What follows belongs to an exercise in optimizing a design on an open flow for small area; a production flow would make more cautious choices. Not every run is shown, and edits may drop behaviour that the tests do not exercise. Function was not checked in any run shown here: the RTL went through the layout flow alone.

--- flow/design.v: outline only ---
// module pps_synch: 147 lines
// module pfx_and: 20 lines
// module timestamptous: 809 lines
module pps_synch(
	input		clk,
	input		rst,
	input	[2:0]	pps,
	input	[2:0]	pps_sel,
	input		sysref,
	input	[31:0]	load_secs,
	input	[31:0]	load_ns,
	input	[7:0]	load_subns,
	input	[5:0]	ns_per_clk,
	input	[7:0]	subns_per_clk,
	input	[31:0]	delay_ns,
	input	[3:0]	mode,
	input	[2:0]	sanity_mode,
	input	[15:0]	lockout_ns,
	input	[31:0]	rollover_thresh_ns,
	input	[1:0]	capture_mode,
	output	[31:0]	captured_secs,
	output	[31:0]	captured_ns,
	output	[7:0]	captured_subns,
	output		captured,
	output	[31:0]	secs,
	output	[31:0]	ns,
	output	[7:0]	subns,
	output		running,
	output  [63:0]  timestamp_us,
	output          timestamp_valid
);
  // ...
==> flow/flow/run.sh <==
#!/bin/bash
export BUFFER_PORTS_ARGS="-buffer_cell sky130_fd_sc_hd__buf_1"
export CTS_ARGS="-sink_clustering_enable -repair_clock_nets -dont_use_dummy_load -buf_list {sky130_fd_sc_hd__clkbuf_4 sky130_fd_sc_hd__clkbuf_8} -root_buf sky130_fd_sc_hd__clkbuf_8"
bash standard.sh > standard.log 2>&1
==> flow/standard.sh <==
#!/bin/bash
# synth_recipe.tcl (not shown) runs the flow's synth.tcl, then flattens the netlist and writes it again
# the make line also repeats each setting of config.mk as NAME=value (left out here)
make -C /OpenROAD-flow-scripts/flow DESIGN_CONFIG=/design/flow/config.mk WORK_HOME=/design/flow/orfs CLKGATE_MAP_FILE= SYNTH_SCRIPT=/design/flow/synth_recipe.tcl "${@:-finish}"
==> flow/config.mk <==
export PLATFORM = sky130hd
export DESIGN_NAME = pps_synch
export DESIGN_NICKNAME = pps_synch
export VERILOG_FILES = /design/flow/design.v
export SDC_FILE = /design/flow/constraint.sdc
export NUM_CORES = 4
export LEC_CHECK = 0
export CAP_MARGIN = 20
export CORE_MARGIN = 2
export CORE_UTILIZATION = 40
export SETUP_SLACK_MARGIN = 0.08
export SLEW_MARGIN = 20
==> flow/constraint.sdc <==
create_clock -name core_clock -period 5.0 [get_ports {clk}]
set_input_delay 1.0000 -clock core_clock [delete_from_list [all_inputs] [get_ports {clk}]]
set_output_delay 1.0000 -clock core_clock [all_outputs]
set_load 0.01 [all_outputs]
Fig. 1: run 1, met1 routing
(2 px per um)
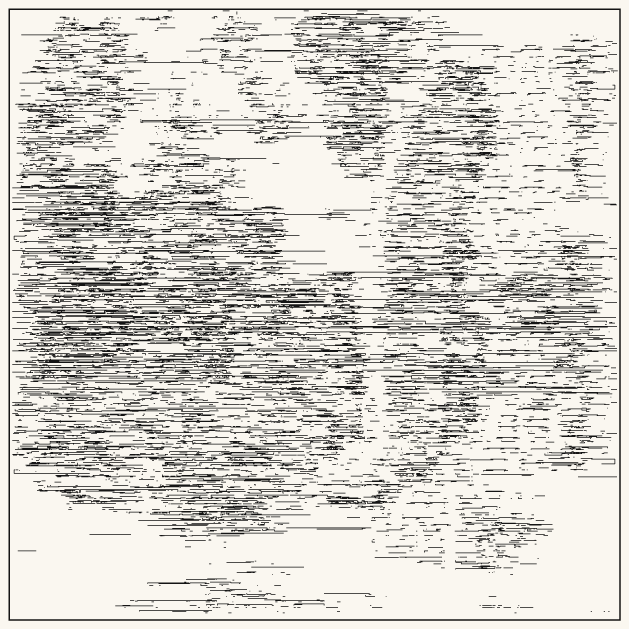
nets with wire on the layer: 4562
longest straight run: 74.5 um
share of all routed wire: 42%
wire length on this layer: 40.4 mm
main direction: horizontal
Total Routed Length: 97000 um
Via Count: 26200
met1 GRT Util: 25.9%

Fig. 2: run 1, routing congestion
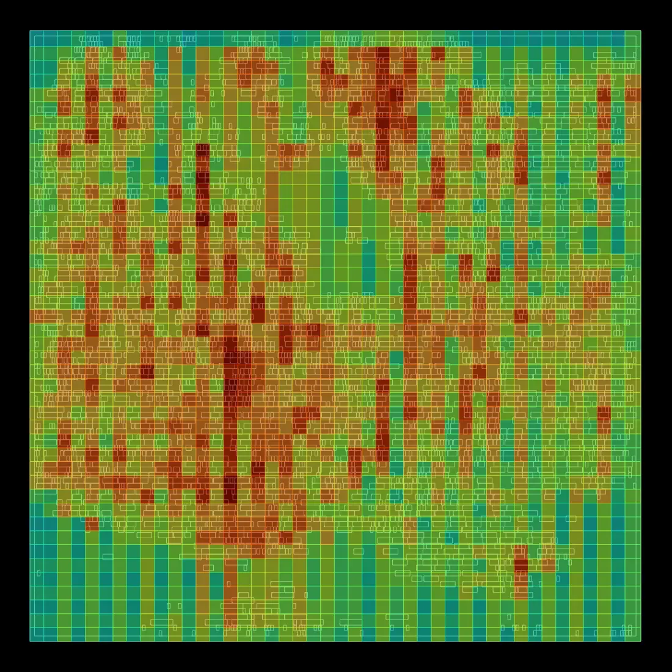
met3 GRT Util: 3.90%
met2 usage: 35.8%

Fig. 3: run 1, sizing map
(2 px per um)
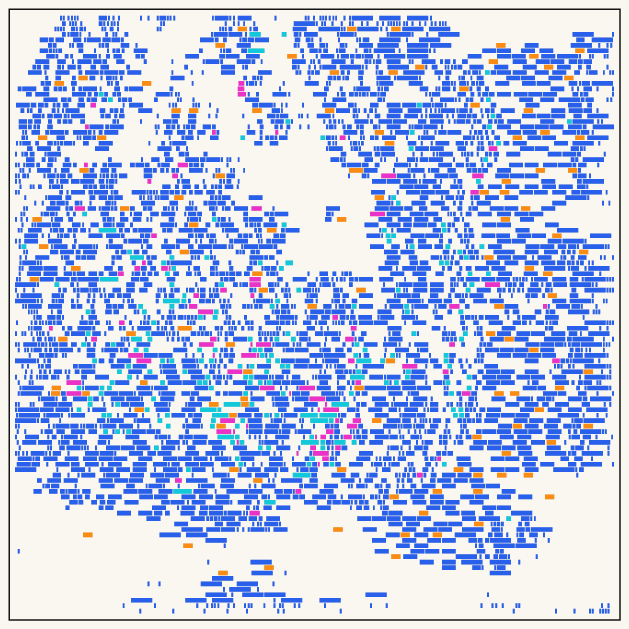
[orange] drive 6 and up | cells: 115 | share: 2.8%
[blue] drive 1 or less | cells: 3635 | share: 90%
[magenta] drive 2 | cells: 90 | share: 2.2%
[cyan] drive 3 to 4 | cells: 209 | share: 5.2%

==> impl_metrics.json, run 1 <==
{
  "place_inst": 5102,
  "whs_path_depth": 0,
  "path_clk_slew_ns": 0.06,
  "grt_remaining_overflow": 0,
  "clockBufferDepth": 3,
  "path_class": "reg -> reg",
  "syn_avg_cell_area_sq_um": 10.5,
  "final_util_pct": 46.9,
  "rows": 110,
  "ys_types": 75,
  "setup_violations": 0,
  "yosysWarnings": 2,
  "port_buffers": 382,
  "synth-simple-area-share_pct": 9.92,
  "layout_common_cells": "inv_1, dfxtp_1, buf_1",
  "gp_congestion": 0.906,
  "end_kind": "flop",
  "clock_sinks": 630,
  "slowest_delay_ns": 0.57,
  "ff2ff_path_depth": 19,
  "fin_crit_sh_pct": 95.6,
  "routed_via_density": 5.00,
  "synth_area_leader_cell": "dfxtp_1",
  "slowest_stage": "fa_2",
  "crit_fanout": 4,
  "setup_slack_ns": 0.220,
  "hpwl_um": 77200,
  "initial_core_util_pct": 40.3,
  "cp.required_ns": 5.62,
  "synth-seq-cells": 630,
  "place_area_sq_um": 40100,
  "min-delay-path-class": "reg -> reg",
  "multiInputGateArea_sq_um": 20200,
  "grt_pass1_vias": 26100,
  "ios": 395,
  "instances_no_fill": 5230,
  "grt_max_degree": 73,
  "syn_area_sq_um": 36100,
  "final_common_cell": "inv_1",
  "wl_per_cell_um": 18.5,
  "fin_nets": 4900,
  "synthTopCellsByCount": "inv_1, dfxtp_1, ha_1",
  "tns_ns": 0,
  "place_ws_ns": -0.183,
  "clk_latency_ns": 0.74,
  "die_h_um": 305,
  "drt_iter0_drc": 1411,
  "syn_inst": 3448,
  "synthTopCellsByArea": "dfxtp_1, fa_1, ha_1, edfxtp_1, inv_1",
  "synthMuxAreaShare_pct": 0.443,
  "synth_top_family_by_area": "adder cells",
  "fp.coreArea_sq_um": 89700,
  "status": "complete, no violations",
  "relSlewSlack_pct": 37.1,
  "grt.total_usage_pct": 20.6,
  "fin_area_sq_um": 42100,
  "timing.final.hold_violations": 0,
  "fillers": 8515,
  "fmax_mhz": 209,
  "die_w_um": 305,
  "route.detailed.drc": 0,
  "synth_compound_area_share_pct": 12.0,
  "top_usage_layer": "met2",
  "cts_tree": "built",
  "synth-main-ff-cell": "dfxtp_1",
  "die-area_sq_um": 92800,
  "grt_pass1_wl_um": 148000,
  "start_kind": "flop",
  "whs_ns": 0.280,
  "synth_edf_count": 124,
  "crit_top_cell": "fa_2",
  "ant_nets": 0,
  "grt_setup_unrepaired": "yes",
  "synth.top_cell.area_share_pct": 28.0,
  "path_cells": "buf_6, fa_1, inv_2, fa_2, fa_2, inv_2, fa_2, ha_4, a21o_1, nor3_2, o21ai_2, a2111oi_2, buf_4, o31ai_4, nor4_2, nor3_2, a211o_1, a21oi_2, xnor2_1",
  "cts_buffers": 107,
  "synth_fa_ha_area_share_pct": 29.2,
  "layout-drive-gt1-share_pct": 10.2,
  "skew_ns": 0.0743,
  "drv_slew": 0,
  "register_area_sq_um": 13900,
  "htreeDepth": 3,
  "antenna_found_initial": 8,
  "max_slew.worst_pin.slew_ns": 0.944,
  "synth-xor-area-share_pct": 3.37,
  "yosysMostFrequentCell": "inv_1",
  "first_pass_iters": 5,
  "area_growth_pct": 16.4,
  "yosysSeqAreaShare_pct": 38.3,
  "period_minus_slack_ns": 4.78,
  "clockRootBuffer": "clkbuf_8",
  "synth_async_sr_flop_share_pct": 0,
  "arrival_ns": 5.40,
  "cap_violations": 0,
  "r2r_slack_ns": 0.22
}
[run 1: metal layers]
metal	share of wire, %	wire, um	vias up
met5	0.019	18	-
met4	2.2	2140	4
met3	6.3	6110	140
met2	50	48300	755
met1	42	40400	12400
li1	-	-	12800
[run 1: what timing repair did]
action                     CTS  global route
resized for setup           17            68
buffers inserted             3            12
pin swaps                    4            50
hold buffers                 0             0
setup endpoints to repair   14            26
[run 1: layout make-up]
cell class / count / share of cell area [%]
Multi-Input combinational cell: 2193 / 48.1
Sequential cell: 630 / 33.0
Timing Repair Buffer: 570 / 6.89
Inverter: 549 / 4.94
Clock buffer: 107 / 3.50
Tap cell: 1176 / 3.50
Antenna cell: 5 / 0.0297
[run 1: critical path, delay by kind of cell (launching register included)]
kind / cells / cell delay [ns]
simple gates: 3 / 0.49
compound gates: 6 / 1.17
xor+xnor: 1 / 0.08
fa+ha+maj: 5 / 2.15
buf+inv: 4 / 0.42
flops: 1 / 0.34
==> run 2: changes to the inputs <==
==> flow/flow/run.sh (replaced) <==
#!/bin/bash
export BUFFER_PORTS_ARGS="-buffer_cell sky130_fd_sc_hd__buf_1"
export CTS_ARGS="-sink_clustering_enable -repair_clock_nets -dont_use_dummy_load -buf_list {sky130_fd_sc_hd__clkbuf_4} -root_buf sky130_fd_sc_hd__clkbuf_8"
bash standard.sh > standard.log 2>&1
==> impl_metrics.json, run 2 <==
{
  "status": "complete, no violations",
  "clk_latency_ns": 0.82,
  "ios": 395,
  "syn_avg_cell_area_sq_um": 10.5,
  "fin_crit_sh_pct": 96.3,
  "slowest_delay_ns": 0.56,
  "yosysWarnings": 2,
  "synth_top_family_by_area": "adder cells",
  "fillers": 8571,
  "synth_area_leader_cell": "dfxtp_1",
  "path_class": "reg -> reg",
  "grt_use_met2_pct": 35.7,
  "synth-simple-area-share_pct": 9.92,
  "antenna_found_initial": 9,
  "synth-xor-area-share_pct": 3.37,
  "multiInputGateArea_sq_um": 20200,
  "grt_max_degree": 73,
  "whs_path_depth": 0,
  "cap_violations": 0,
  "setup_violations": 0,
  "layout_common_cells": "inv_1, dfxtp_1, buf_1",
  "max_slew.worst_pin.slew_ns": 0.951,
  "cp.required_ns": 5.68,
  "synth_edf_count": 124,
  "min-delay-path-class": "reg -> reg",
  "fmax_mhz": 208,
  "ant_nets": 0,
  "period_minus_slack_ns": 4.81,
  "layout-drive-gt1-share_pct": 11.7,
  "syn_inst": 3448,
  "drt_iter0_drc": 1530,
  "synth.top_cell.area_share_pct": 28.0,
  "cts_buffers": 171,
  "grt_pass1_vias": 26500,
  "ff2ff_path_depth": 18,
  "fin_nets": 4965,
  "final_common_cell": "inv_1",
  "arrival_ns": 5.49,
  "ys_types": 75,
  "instances_no_fill": 5295,
  "fp.coreArea_sq_um": 89700,
  "clockRootBuffer": "clkbuf_8",
  "die-area_sq_um": 92800,
  "routed_wl_um": 96900,
  "hold_buffers": 0,
  "critPathBufInv": 3,
  "fin_area_sq_um": 41900,
  "die_w_um": 305,
  "synth_async_sr_flop_share_pct": 0,
  "register_area_sq_um": 13900,
  "whs_ns": 0.257,
  "synth-main-ff-cell": "dfxtp_1",
  "initial_core_util_pct": 40.3,
  "area_growth_pct": 15.9,
  "drv_slew": 0,
  "clock_sinks": 630,
  "grt_remaining_overflow": 0,
  "path_cells": "fa_1, fa_1, fa_1, inv_2, fa_1, inv_2, fa_2, a21o_1, a21oi_2, o21ai_2, a2111oi_2, buf_4, o31ai_4, nor4_2, nor3_2, a211o_1, a21oi_2, xnor2_1",
  "tns_ns": 0,
  "first_pass_iters": 5,
  "clockBufferDepth": 3,
  "die_h_um": 305,
  "skew_ns": 0.103,
  "synthMuxAreaShare_pct": 0.443,
  "crit_fanout": 4,
  "place_area_sq_um": 40100,
  "gp_congestion": 0.906,
  "setup_slack_ns": 0.185,
  "vias": 26500,
  "start_kind": "flop",
  "route.detailed.drc": 0,
  "yosysMostFrequentCell": "inv_1",
  "path_clk_slew_ns": 0.06,
  "relSlewSlack_pct": 36.6,
  "place_ws_ns": -0.183,
  "cts_tree": "built",
  "hpwl_um": 77200,
  "synth_fa_ha_area_share_pct": 29.2,
  "grt_setup_unrepaired": "yes",
  "grt_pass1_wl_um": 149000,
  "final_util_pct": 46.7,
  "htreeDepth": 4,
  "place_inst": 5102,
  "rows": 110,
  "synthTopCellsByArea": "dfxtp_1, fa_1, ha_1, edfxtp_1, inv_1",
  "routed_via_density": 5.00,
  "synth-seq-cells": 630,
  "yosysSeqAreaShare_pct": 38.3,
  "crit_family": "adder cells",
  "path_depth": 18,
  "timing.final.hold_violations": 0,
  "end_kind": "flop",
  "crit_top_cell": "fa_1",
  "slowest_stage": "fa_1",
  "r2r_slack_ns": 0.19,
  "grt.total_usage_pct": 20.8,
  "synth_compound_area_share_pct": 12.0,
  "synthTopCellsByCount": "inv_1, dfxtp_1, ha_1",
  "port_buffers": 382,
  "syn_area_sq_um": 36100
}
[run 2: cell counts after synthesis]
Identical to the previous run, type by type.
[run 2: cell families after synthesis]
group | count (synthesis)
AO/OA/AOI/OAI | 650
XOR/XNOR | 139
adder cells (fa/ha/maj) | 665
buffers and inverters | 636
flip-flops | 630
multiplexers | 16
other | 1
AND/OR/NAND/NOR | 711
[run 2: area by class of cell]
cell class,count,share of cell area (%)
inverters,549,4.96
flip-flops and latches,630,33.2
clock buffers,171,3.08
diodes,5,0.0299
repair buffers,571,6.93
well taps,1176,3.51
multi-input cells,2193,48.3
[run 2: what timing repair did]
item / CTS / global route
setup endpoints to repair: 15 / 24
pin swaps: 9 / 56
resized for setup: 23 / 69
buffers inserted: 2 / 14
[run 2: routing by layer]
metal / share of wire (%) / routed length (um)
met3: 6.3 / 6090
met5: 0.033 / 32
met2: 49 / 47900
met1: 42 / 40400
met4: 2.6 / 2500
Fig. 4: run 2, routing congestion
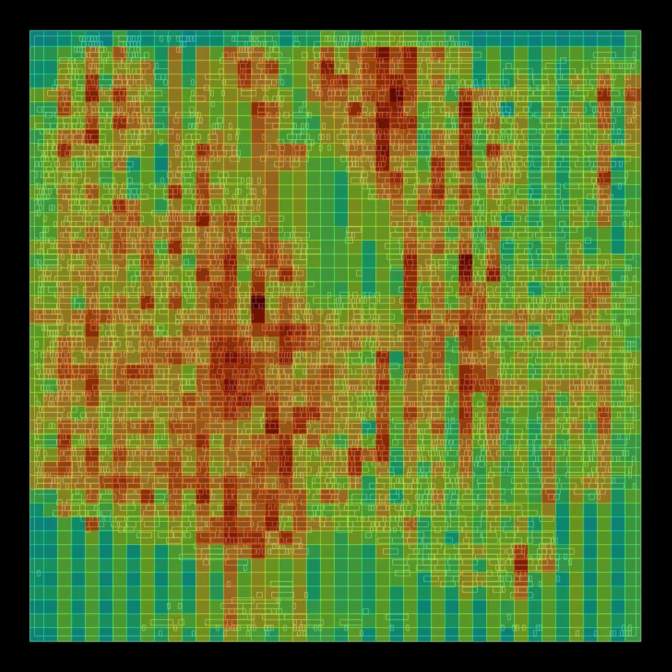
met3 GRT Util: 4.85%
GR peak layer: met2
met1 GRT Util: 25.6%
DR WL/cell: 18.3 um

Fig. 5: run 2, gate families picked out
(1.5 px per um)
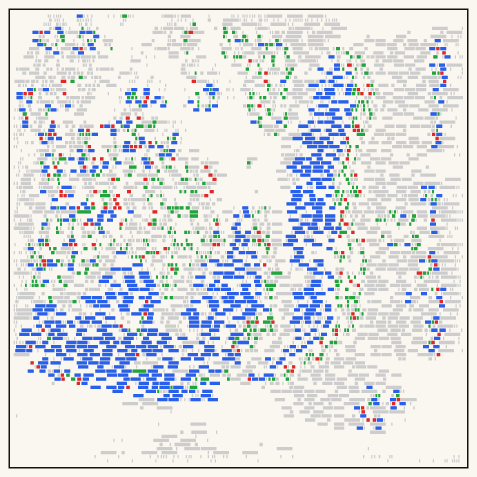
[green] inverting AOI/OAI gates | cells: 497
[red] AND-OR and OR-AND gates | cells: 153
[blue] adder and majority cells | cells: 665

==> run 3: changes to the inputs <==
==> flow/flow/run.sh (replaced) <==
#!/bin/bash
export BUFFER_PORTS_ARGS="-buffer_cell sky130_fd_sc_hd__buf_1"
export CTS_ARGS="-sink_clustering_enable -repair_clock_nets -dont_use_dummy_load -buf_list {sky130_fd_sc_hd__clkbuf_8} -root_buf sky130_fd_sc_hd__clkbuf_8 -sink_clustering_size 18 -sink_clustering_max_diameter 70"
bash standard.sh > standard.log 2>&1
--- a/flow/config.mk
+++ b/flow/config.mk
@@ -7,6 +7,5 @@
 export LEC_CHECK = 0
 export CAP_MARGIN = 20
 export CORE_MARGIN = 2
-export CORE_UTILIZATION = 40
-export SETUP_SLACK_MARGIN = 0.08
+export CORE_UTILIZATION = 60
 export SLEW_MARGIN = 20
==> impl_metrics.json, run 3 <==
{
  "status": "complete, no violations",
  "grt_max_degree": 73,
  "layout-drive-gt1-share_pct": 8.28,
  "fin_nets": 4851,
  "crit_fanout": 5,
  "min-delay-path-class": "reg -> reg",
  "die_w_um": 249,
  "cp.required_ns": 5.58,
  "skew_ns": 0.0773,
  "grt_setup_unrepaired": "yes",
  "fillers": 4665,
  "yosysSeqAreaShare_pct": 38.3,
  "yosysWarnings": 2,
  "die_h_um": 249,
  "fin_crit_sh_pct": 97.5,
  "drv_slew": 0,
  "fp.coreArea_sq_um": 59200,
  "cts_tree": "built",
  "fmax_mhz": 205,
  "path_class": "reg -> reg",
  "synthTopCellsByCount": "inv_1, dfxtp_1, ha_1",
  "path_cells": "buf_6, ha_1, a21o_1, a21o_1, o2111ai_4, a21oi_1, or2_2, a21o_1, a21oi_2, xnor2_1, nand2_1, nand2_2, ha_1, a21oi_1, nor2b_1, o21ai_0, nand2b_1, a21oi_1, o21ai_0, a221oi_1, nand4_1, or4_1, nor4b_2",
  "start_kind": "flop",
  "syn_avg_cell_area_sq_um": 10.5,
  "synthTopCellsByArea": "dfxtp_1, fa_1, ha_1, edfxtp_1, inv_1",
  "grt_pass1_wl_um": 150000,
  "hpwl_um": 77800,
  "final_common_cell": "inv_1",
  "route.detailed.drc": 0,
  "layout_common_cells": "inv_1, dfxtp_1, buf_1",
  "synth_async_sr_flop_share_pct": 0,
  "synth.top_cell.area_share_pct": 28.0,
  "cts_buffers": 50,
  "syn_inst": 3448,
  "grt_remaining_overflow": 0,
  "htreeDepth": 2,
  "grt.total_usage_pct": 30.8,
  "clock_sinks": 630,
  "clockRootBuffer": "clkbuf_8",
  "ios": 395,
  "gp_congestion": 0.966,
  "timing.final.hold_violations": 0,
  "critPathBufInv": 1,
  "synth_area_leader_cell": "dfxtp_1",
  "die-area_sq_um": 62200,
  "grt_pass1_vias": 27600,
  "ant_nets": 0,
  "synth-xor-area-share_pct": 3.37,
  "rows": 89,
  "hold_buffers": 0,
  "max_slew.worst_pin.slew_ns": 0.998,
  "clockBufferDepth": 3,
  "place_inst": 4710,
  "area_growth_pct": 12.6,
  "synth_compound_area_share_pct": 12.0,
  "synth-seq-cells": 630,
  "yosysMostFrequentCell": "inv_1",
  "synthMuxAreaShare_pct": 0.443,
  "antenna_found_initial": 15
}
-- run 3: cell counts after synthesis --
No cell type changed its count.
-- run 3: stage by stage --
stage,util [%],setup TNS [ns],cell area (sq um),worst slack (ns)
6_report,68.7,0,40700,0.127
3_3_place_gp,66.9,-0.891,39600,-0.254
2_1_floorplan,-,0,36200,0.0164
4_1_cts,68.1,0,40300,0.0220
5_1_grt,68.7,-0.134,40700,-0.0503
3_5_place_dp,66.9,-1.36,39600,-0.294
-- run 3: cell type report --
cell class	instances	area (sq um)	share of cell area (%)
clock buffer	50	688	1.69
multi-input combinational	2193	20100	49.4
inverter	549	2070	5.09
antenna	14	35.0	0.0861
tap	773	967	2.38
timing repair buffer	578	2960	7.27
sequential	630	13900	34.1
-- run 3: routing by layer --
metal	track usage, %	up-vias	routed length, um
met5	0	-	43
met3	4.61	228	5300
li1	-	12700	-
met2	53.6	883	47700
met4	13.9	6	4430
met1	37.9	13200	38900
-- run 3: repair_timing --
action | CTS | global route
gates resized for setup | 7 | 39
gates cloned | 0 | 0
endpoints found under the setup margin | 8 | 16
pin swaps | 3 | 26
setup buffers | 0 | 11
Fig. 6: run 3, gate families picked out
(2 px per um)
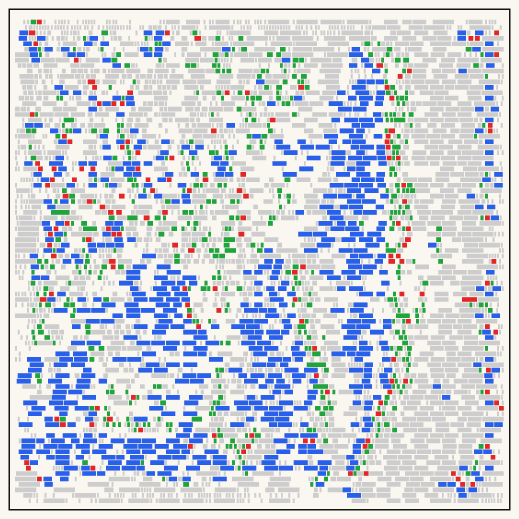
[green] inverting AOI/OAI gates | cells: 497 | where: spread over the die
[blue] adder and majority cells | cells: 665 | where: spread over the die
[red] AND-OR and OR-AND gates | cells: 153 | where: spread over the die

Fig. 7: run 3, wiring by layer
(2 px per um)
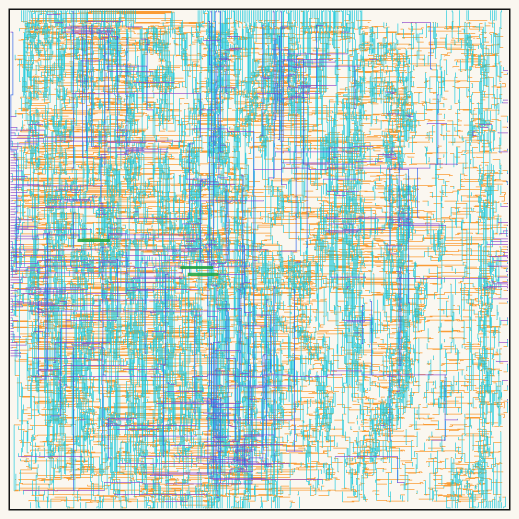
[orange] met1 | wire length: 38.9 mm
[cyan] met2 | wire length: 47.7 mm
[purple] met3 | wire length: 5300 um
[green] met5 | wire length: 43.2 um
[blue] met4 | wire length: 4430 um
Total Routed Length: 96300 um
DR WL/cell: 20.1 um

==> re-timing with driven ports <==
How much do the figures lean on ideal ports? The routed layouts below were timed once more, with nothing changed but the port constraints. Step 1 sets driving cells, clkbuf_16 on the clock port and buf_2 on the other inputs (assumed; they add their load-dependent delay and slew). Step 2 times the ports against the registers' clock, not the clock port: input delays grow and output delays shrink by t, the midpoint of the rising clock arrivals with the driver on. Three values: no drivers, after step 1, after step 2; two values: the first two.
| run | t (ns) | slack for setup (ns) | slew at the worst register clock pin (ns) |
|---|---|---|---|
| run 1 | 0.762 | 0.220 / 0.220 / 0.220 | 0.06 / 0.06 |
| run 2 | 0.829 | 0.185 / 0.185 / 0.185 | 0.07 / 0.07 |
| run 3 | 0.690 | 0.127 / 0.127 / 0.127 | 0.12 / 0.12 |
After both steps setup and hold are still met in every run listed.
